What follows belongs to an exercise in optimizing a design on an open flow for small area, a short achievable clock period and few clock cycles per item; a production flow would make more cautious choices.
Only simulation tests tie the RTL to the original design; equivalence was not proved.

The clock tree on the layout:
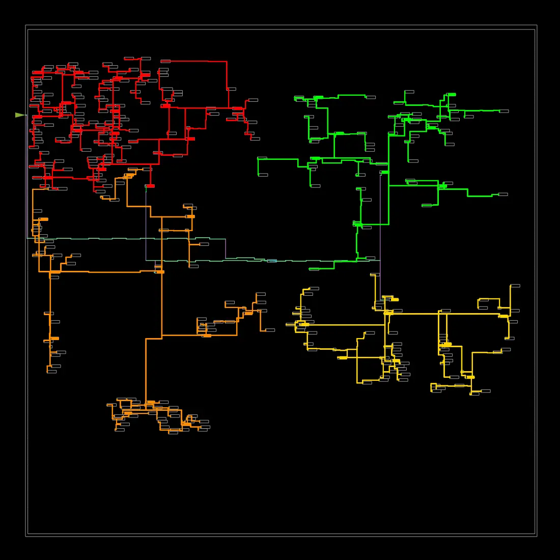
Wire density map:
The die is cut into 25 by 25 equal tiles; dark purple is low, yellow is high, scaled to the fullest tile. Values are wire area over tile area, all layers added.
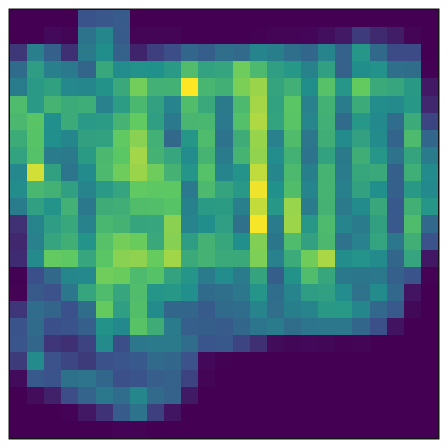
Port wiring:
The bar under the picture is 200 um long.
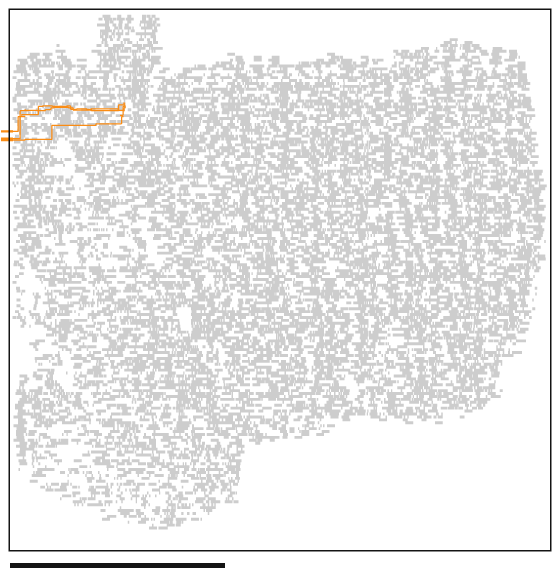
Placement by cell class:
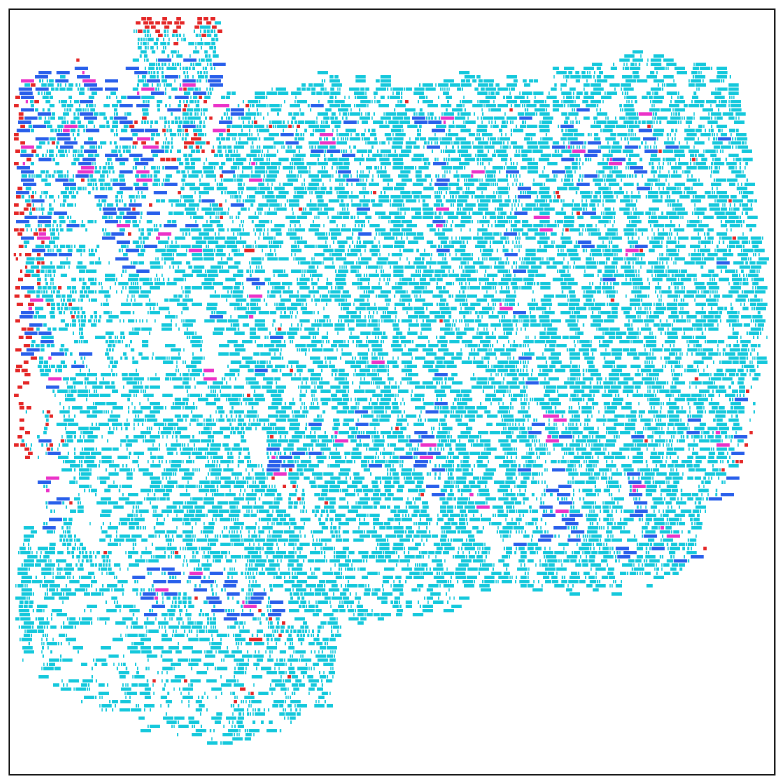
==> flow/design.v <==
module CONV_L0(
		input	signed	[19:0]	data_in0, 
		input	signed	[19:0]	data_in1, 
		input	signed	[19:0]	data_in2, 
		input	signed	[19:0]	data_in3, 
		input	signed	[19:0]	data_in4, 
		input	signed	[19:0]	data_in5, 
		input	signed	[19:0]	data_in6, 
		input	signed	[19:0]	data_in7, 
		input	signed	[19:0]	data_in8, 
		input					num_of_kernel, 
		output	wire	[19:0]	data_out 
		);
	parameter	signed	[19:0]	Kernel0_0=20'h0A89E;
	parameter	signed	[19:0]	Kernel0_1=20'h092D5;
	parameter	signed	[19:0]	Kernel0_2=20'h06D43;
	parameter	signed	[19:0]	Kernel0_3=20'h01004;
	parameter	signed	[19:0]	Kernel0_4=20'hF8F71;
	parameter	signed	[19:0]	Kernel0_5=20'hF6E54;
	parameter	signed	[19:0]	Kernel0_6=20'hFA6D7;
	parameter	signed	[19:0]	Kernel0_7=20'hFC834;
	parameter	signed	[19:0]	Kernel0_8=20'hFAC19;
	parameter	signed	[19:0]	Kernel1_0=20'hFDB55;
	parameter	signed	[19:0]	Kernel1_1=20'h02992;
	parameter	signed	[19:0]	Kernel1_2=20'hFC994;
	parameter	signed	[19:0]	Kernel1_3=20'h050FD;
	parameter	signed	[19:0]	Kernel1_4=20'h02F20;
	parameter	signed	[19:0]	Kernel1_5=20'h0202D;
	parameter	signed	[19:0]	Kernel1_6=20'h03BD7;
	parameter	signed	[19:0]	Kernel1_7=20'hFD369;
	parameter	signed	[19:0]	Kernel1_8=20'h05E68;
	parameter	signed	[19:0]	Kernel0_bias=20'h01310;
	parameter	signed	[19:0]	Kernel1_bias=20'hF7295;
	wire	signed	[39:0]	MUL_0;
	wire	signed	[39:0]	MUL_1;
	wire	signed	[39:0]	MUL_2;
	wire	signed	[39:0]	MUL_3;
	wire	signed	[39:0]	MUL_4;
	wire	signed	[39:0]	MUL_5;
	wire	signed	[39:0]	MUL_6;
	wire	signed	[39:0]	MUL_7;
	wire	signed	[39:0]	MUL_8;
	wire	signed	[19:0]	Bias;
	wire	signed	[40:0]	SUM;
	assign	MUL_0=data_in0*((num_of_kernel)?Kernel1_0:Kernel0_0);
	assign	MUL_1=data_in1*((num_of_kernel)?Kernel1_1:Kernel0_1);
	assign	MUL_2=data_in2*((num_of_kernel)?Kernel1_2:Kernel0_2);
	assign	MUL_3=data_in3*((num_of_kernel)?Kernel1_3:Kernel0_3);
	assign	MUL_4=data_in4*((num_of_kernel)?Kernel1_4:Kernel0_4);
	assign	MUL_5=data_in5*((num_of_kernel)?Kernel1_5:Kernel0_5);
	assign	MUL_6=data_in6*((num_of_kernel)?Kernel1_6:Kernel0_6);
	assign	MUL_7=data_in7*((num_of_kernel)?Kernel1_7:Kernel0_7);
	assign	MUL_8=data_in8*((num_of_kernel)?Kernel1_8:Kernel0_8);
	assign	Bias=(num_of_kernel)?Kernel1_bias:Kernel0_bias;
	assign	SUM=(((MUL_0+MUL_1)+(MUL_2+MUL_3))+((MUL_4+MUL_5)+
		(MUL_6+MUL_7)))+(MUL_8+{4'd0,Bias,16'd0});
	assign	data_out=(SUM[15])?(SUM[35:16]+20'd1):SUM[35:16];
endmodule
module MEM_L0(
		input					rst, 
		input					clk, 
		input			[19:0]	data_in, 
		input			[8:0]	mux4mem, 
		input			[8:0]	en4mem, 
		output	reg		[19:0]	data_out0, 
		output	reg		[19:0]	data_out1, 
		output	reg		[19:0]	data_out2, 
		output	reg		[19:0]	data_out3, 
		output	reg		[19:0]	data_out4, 
		output	reg		[19:0]	data_out5, 
		output	reg		[19:0]	data_out6, 
		output	reg		[19:0]	data_out7, 
		output	reg		[19:0]	data_out8 
		);
	always@(posedge clk or posedge rst)begin
		if(rst)begin
			data_out0<=20'd0;
		end else if(en4mem[0])begin
			data_out0<=(mux4mem[0])?20'd0:data_in;
		end
	end
	always@(posedge clk or posedge rst)begin
		if(rst)begin
			data_out1<=20'd0;
		end else if(en4mem[1])begin
			data_out1<=(mux4mem[1])?20'd0:data_in;
		end
	end
	always@(posedge clk or posedge rst)begin
		if(rst)begin
			data_out2<=20'd0;
		end else if(en4mem[2])begin
			data_out2<=(mux4mem[2])?20'd0:data_in;
		end
	end
	always@(posedge clk or posedge rst)begin
		if(rst)begin
			data_out3<=20'd0;
		end else if(en4mem[3])begin
			data_out3<=(mux4mem[3])?20'd0:data_in;
		end
	end
	always@(posedge clk or posedge rst)begin
		if(rst)begin
			data_out4<=20'd0;
		end else if(en4mem[4])begin
			data_out4<=(mux4mem[4])?20'd0:data_in;
		end
	end
	always@(posedge clk or posedge rst)begin
		if(rst)begin
			data_out5<=20'd0;
		end else if(en4mem[5])begin
			data_out5<=(mux4mem[5])?20'd0:data_in;
		end
	end
	always@(posedge clk or posedge rst)begin
		if(rst)begin
			data_out6<=20'd0;
		end else if(en4mem[6])begin
			data_out6<=(mux4mem[6])?20'd0:data_in;
		end
	end
	always@(posedge clk or posedge rst)begin
		if(rst)begin
			data_out7<=20'd0;
		end else if(en4mem[7])begin
			data_out7<=(mux4mem[7])?20'd0:data_in;
		end
	end
	always@(posedge clk or posedge rst)begin
		if(rst)begin
			data_out8<=20'd0;
		end else if(en4mem[8])begin
			data_out8<=(mux4mem[8])?20'd0:data_in;
		end
	end
endmodule
module ReLU(
		input				signed	[19:0]	data_in, 
		output		wire	signed	[19:0]	data_out 
		);
	assign data_out=(data_in>0)?data_in:20'd0;
endmodule
module Layer0(
		input					rst, 
		input					clk, 
		input			[19:0]	data_in, 
		input			[8:0]	mux4mem, 
		input			[8:0]	en4mem, 
		input					num_of_kernel, 
		output	wire	[19:0]	data_out 
		);
	wire	[19:0]	data0;
	wire	[19:0]	data1;
	wire	[19:0]	data2;
	wire	[19:0]	data3;
	wire	[19:0]	data4;
	wire	[19:0]	data5;
	wire	[19:0]	data6;
	wire	[19:0]	data7;
	wire	[19:0]	data8;
	wire	[19:0]	out_of_conv;
	MEM_L0 mem4l0(
		.rst(rst), 
		.clk(clk), 
		.data_in(data_in), 
		.mux4mem(mux4mem), 
		.en4mem(en4mem), 
		.data_out0(data0), 
		.data_out1(data1), 
		.data_out2(data2), 
		.data_out3(data3), 
		.data_out4(data4), 
		.data_out5(data5), 
		.data_out6(data6), 
		.data_out7(data7), 
		.data_out8(data8) 
		);
	CONV_L0 Convl0(
		.data_in0(data0), 
		.data_in1(data1), 
		.data_in2(data2), 
		.data_in3(data3), 
		.data_in4(data4), 
		.data_in5(data5), 
		.data_in6(data6), 
		.data_in7(data7), 
		.data_in8(data8), 
		.num_of_kernel(num_of_kernel), 
		.data_out(out_of_conv) 
		);
	ReLU relu(
		.data_in(out_of_conv), 
		.data_out(data_out) 
		);
endmodule
module Layer1(
	input				rst, 
	input				clk, 
	input	[19:0]		data_in, 
	input	[3:0]		en4mem, 
	output	[19:0]		data_out 
		);
	reg		[19:0]	MEM	[0:3];
	integer			i;
	wire	[19:0]	MAX;
	wire	[19:0]	S0_MAX;
	wire	[19:0]	S1_MAX;
	always@(posedge clk or posedge rst)begin
		if(rst)begin
			for(i=0;i<4;i=i+1)begin
				MEM[i]<=20'd0;
			end
		end else begin
			for(i=0;i<4;i=i+1)begin
				if(en4mem[i])begin
					MEM[i]<=data_in;
				end
			end
		end
	end
	assign S0_MAX=(MEM[0]>MEM[1])?MEM[0]:MEM[1];
	assign S1_MAX=(MEM[2]>MEM[3])?MEM[2]:MEM[3];
	assign MAX=(S0_MAX>S1_MAX)?S0_MAX:S1_MAX;
	assign data_out=MAX;
endmodule
module Layer2(
		input				rst, 
		input				clk, 
		input		[19:0]	data_in, 
		output	reg	[19:0]	data_out 
		);
	always@(posedge clk or posedge rst)begin
		if(rst)begin
			data_out<=20'd0;
		end else begin
			data_out<=data_in;
		end
	end
endmodule
module DATA_MUX(
	input		[19:0]	data_in0, 
	input		[19:0]	data_in1, 
	input		[19:0]	data_in2, 
	input		[1:0]	sel, 
	output	reg	[19:0]	data_out 
	);
	always@(*)begin
		case(sel)
			2'd0:		data_out=data_in0;
			2'd1:		data_out=data_in1;
			2'd2:		data_out=data_in2;
			default:	data_out=20'd0;
		endcase
	end
endmodule
module CTL(
	input			rst, 
	input			clk, 
	input			ready, 
	output			busy, 
	output	[11:0]	iaddr, 
	output			crd, 
	output	[11:0]	caddr_rd, 
	output			cwr, 
	output	[11:0]	caddr_wr, 
	output	[2:0]	csel, 
	output	[8:0]	L0_mux4mem, 
	output	[8:0]	L0_en4mem, 
	output			L0_num_of_kernel, 
	output	[3:0]	L1_en4mem, 
	output	[1:0]	sel4mux_of_output 
	);
	localparam	S_IDLE	=2'd0;
	localparam	S_L0	=2'd1;
	localparam	S_L1	=2'd2;
	localparam	S_L2	=2'd3;
	reg		[1:0]	state;
	reg		[11:0]	cnt;	 
	reg		[3:0]	step;
	reg				busy_r;
	wire	[1:0]	k_row;
	wire	[1:0]	k_col;
	wire	[6:0]	row;
	wire	[6:0]	col;
	wire			pad;
	always@(posedge clk or posedge rst)begin
		if(rst)begin
			state<=S_IDLE;
			cnt<=12'd0;
			step<=4'd0;
			busy_r<=1'b0;
		end else begin
			case(state)
				S_IDLE:begin
					cnt<=12'd0;
					step<=4'd0;
					if(ready)begin
						state<=S_L0;
						busy_r<=1'b1;
					end
				end
				S_L0:begin
					if(step==4'd10)begin
						step<=4'd0;
						cnt<=cnt+12'd1;
						if(cnt==12'd4095)begin
							state<=S_L1;
						end
					end else begin
						step<=step+4'd1;
					end
				end
				S_L1:begin
					if(step==4'd4)begin
						step<=4'd0;
						if(cnt==12'd2047)begin
							cnt<=12'd0;
							state<=S_L2;
						end else begin
							cnt<=cnt+12'd1;
						end
					end else begin
						step<=step+4'd1;
					end
				end
				S_L2:begin
					if(step==4'd1)begin
						step<=4'd0;
						if(cnt==12'd2047)begin
							cnt<=12'd0;
							state<=S_IDLE;
							busy_r<=1'b0;
						end else begin
							cnt<=cnt+12'd1;
						end
					end else begin
						step<=step+4'd1;
					end
				end
			endcase
		end
	end
	assign	k_row=(step<4'd3)?2'd0:(step<4'd6)?2'd1:2'd2;
	assign	k_col=step[1:0]-((step<4'd3)?2'd0:(step<4'd6)?2'd3:2'd2);
	assign	row={1'b0,cnt[11:6]}+{5'd0,k_row}-7'd1;
	assign	col={1'b0,cnt[5:0]}+{5'd0,k_col}-7'd1;
	assign	pad=row[6]|col[6];
	assign	busy=busy_r;
	assign	iaddr=(state==S_L0)?{row[5:0],col[5:0]}:12'd0;
	assign	L0_en4mem=(state==S_L0&&step<4'd9)?(9'd1<<step):9'd0;
	assign	L0_mux4mem={9{pad}};
	assign	L0_num_of_kernel=(step==4'd10);
	assign	crd=(state==S_L1&&step<4'd4)||(state==S_L2&&step==4'd0);
	assign	caddr_rd=(state==S_L1)?{cnt[9:5],step[1],cnt[4:0],step[0]}:
					(state==S_L2)?{2'd0,cnt[10:1]}:12'd0;
	assign	L1_en4mem=(state==S_L1&&step<4'd4)?(4'd1<<step[1:0]):4'd0;
	assign	cwr=(state==S_L0&&step>=4'd9)||(state==S_L1&&step==4'd4)||(state==S_L2&&step==4'd1);
	assign	caddr_wr=(state==S_L0)?cnt:
					(state==S_L1)?{2'd0,cnt[9:0]}:
					(state==S_L2)?{1'b0,cnt[10:0]}:12'd0;
	assign	csel=(state==S_L0)?((step==4'd10)?3'b010:3'b001):
				(state==S_L1)?((step==4'd4)?(cnt[10]?3'b100:3'b011):(cnt[10]?3'b010:3'b001)):
				(state==S_L2)?((step==4'd1)?3'b101:(cnt[0]?3'b100:3'b011)):3'b000;
	assign	sel4mux_of_output=(state==S_L1)?2'd1:(state==S_L2)?2'd2:2'd0;
endmodule
`timescale 1ns/10ps
module  CONV(
	input						clk,
	input						reset,
	input						ready,
	output		wire			busy,
	output		wire	[11:0]	iaddr,
	input				[19:0]	idata,
	output		wire			crd,
	input				[19:0]	cdata_rd,
	output		wire	[11:0]	caddr_rd,
	output		wire			cwr,
	output		wire	[19:0]	cdata_wr,
	output		wire	[11:0]	caddr_wr,
	output		wire	[2:0]	csel
	);
	wire	[8:0]	L0_mux4mem;
	wire	[8:0]	L0_en4mem;
	wire			L0_num_of_kernel;
	wire	[19:0]	L0_data_out;
	wire	[3:0]	L1_en4mem;
	wire	[19:0]	L1_data_out;
	wire	[19:0]	L2_data_out;
	wire	[1:0]	sel4mux_of_output;
	Layer0 layer0(
		.rst				(reset), 
		.clk				(clk), 
		.data_in			(idata), 
		.mux4mem			(L0_mux4mem), 
		.en4mem				(L0_en4mem), 
		.num_of_kernel		(L0_num_of_kernel), 
		.data_out			(L0_data_out) 
		);
	Layer1 layer1(
		.rst				(reset), 
		.clk				(clk), 
		.data_in			(cdata_rd), 
		.en4mem				(L1_en4mem), 
		.data_out			(L1_data_out) 
		);
	Layer2 layer2(
		.rst				(reset), 
		.clk				(clk), 
		.data_in			(cdata_rd), 
		.data_out			(L2_data_out) 
		);
	DATA_MUX data_mux(
		.data_in0			(L0_data_out), 
		.data_in1			(L1_data_out), 
		.data_in2			(L2_data_out), 
		.sel				(sel4mux_of_output), 
		.data_out			(cdata_wr) 
		);
	CTL ctl(
		.rst				(reset), 
		.clk				(clk), 
		.ready				(ready), 
		.busy				(busy), 
		.iaddr				(iaddr), 
		.crd				(crd), 
		.caddr_rd			(caddr_rd), 
		.cwr				(cwr), 
		.caddr_wr			(caddr_wr), 
		.csel				(csel), 
		.L0_mux4mem			(L0_mux4mem), 
		.L0_en4mem			(L0_en4mem), 
		.L0_num_of_kernel	(L0_num_of_kernel), 
		.L1_en4mem			(L1_en4mem), 
		.sel4mux_of_output	(sel4mux_of_output) 
		);
endmodule
==> flow/run.sh <==
#!/bin/bash
# synth_recipe.tcl (not shown) runs the flow's synth.tcl, then flattens the netlist and writes it again
# the make line also repeats each setting of config.mk as NAME=value (left out here)
make -C /OpenROAD-flow-scripts/flow DESIGN_CONFIG=/design/flow/config.mk WORK_HOME=/design/flow/orfs CLKGATE_MAP_FILE= SYNTH_SCRIPT=/design/flow/synth_recipe.tcl finish
==> flow/config.mk <==
export PLATFORM = sky130hd
export DESIGN_NAME = CONV
export DESIGN_NICKNAME = CONV
export VERILOG_FILES = /design/flow/design.v
export SDC_FILE = /design/flow/constraint.sdc
export NUM_CORES = 4
export LEC_CHECK = 0
export CAP_MARGIN = 20
export CORE_MARGIN = 2
export CORE_UTILIZATION = 40
export SLEW_MARGIN = 20
==> flow/constraint.sdc <==
create_clock -name core_clock -period 22.0 [get_ports {clk}]
set_input_delay 4.4000 -clock core_clock [delete_from_list [all_inputs] [get_ports {clk}]]
set_output_delay 4.4000 -clock core_clock [all_outputs]
set_load 0.01 [all_outputs]
==> results.yml <==
sta:
  setup_ws_ns: 0.588
  min_period_ns: 21.41
  finalCritPeriodShare_pct: 97.3
logic_synthesis:
  synth-simple-area-share_pct: 5.18
  yosysWarnings: 6
  synth-xor-area-share_pct: 2.03
  synth_enable_flop_cells: 0
cts:
  clock-sinks: 299
  htreeDepth: 2
  cts_setup_buffers: 5
  clk-insertion-delay-late_ns: 0.69
worst_setup_path:
  cp_common_cell: "fa_1"
  r2r_setup_slack_ns: 17.10
  crit_type: "flip-flop to output pin"
  required_ns: 17.60
drt:
  wl_met3_um: 18800
  wl_met2_um: 151000
status:
  status: "timing/DRC/antenna clean"
hold_path:
  hp-class: "flip-flop to flip-flop"
layout:
  n_all_inverters: 2971
  most-common-layout-cells: "inv_1, fa_1, ha_1, nand2_1, o21ai_0"
  fill_cells: 23700
  stdcell_area_um2: 107000
  clockBufferCount: 51
  largest_class: "multi-input gates"
die:
  die_x_um: 502
Testbench counts, summed over its fixed seeds: cycles 712,716, images 12.
Back to the opening pictures, 'the clock tree on the layout':
Root Driver: clkbuf_16
Seq cells: 299
CTS Buf Count: 44

Back to the opening pictures, 'wire density map':
mean over tiles	0.20
nearly empty tiles	23%
fullest tile	0.54
emptiest ninth of the die	south-east
tiles over half the peak	36%

Back to the opening pictures, 'port wiring':
port	colour	bits	direction	edge	end cells	wire
csel	orange	3	output	west	3	423 um

Back to the opening pictures, 'placement by cell class':
class	colour	cells
remaining buffers and delay cells	red	211
clock drivers and dummy loads	magenta	82
registers	blue	299
remaining logic cells	cyan	9,057

-- separate check: timing with driven ports --
How much do the figures lean on ideal ports? The routed layout below was timed once more, with nothing changed but the port constraints. Step 1 (the two cells are an assumption about what drives the block):
set clk [get_ports {clk}]
set_driving_cell -lib_cell sky130_fd_sc_hd__clkbuf_16 $clk
set_driving_cell -lib_cell sky130_fd_sc_hd__buf_2 [delete_from_list [all_inputs] $clk]
Step 2 moves the port delays by t, midway between the first and last clock arrival at a register: inputs arrive t later, outputs are due t later. That takes back most of the time a late clock gives input paths. Three values: ideal, step 1, step 2; two values: the first two.
t (ns): 0.758
slack for setup (ns): 0.588 / 0.500 / 1.258
clock arrival spread, ns: 0.076 / 0.076
slew at the worst register clock pin (ns): 0.07 / 0.07
pins driven straight from the clock port: 1
After both steps this run still meets setup and hold. For this run, drivers alone change the setup slack by -0.088 ns; drivers and shift together by +0.670 ns.
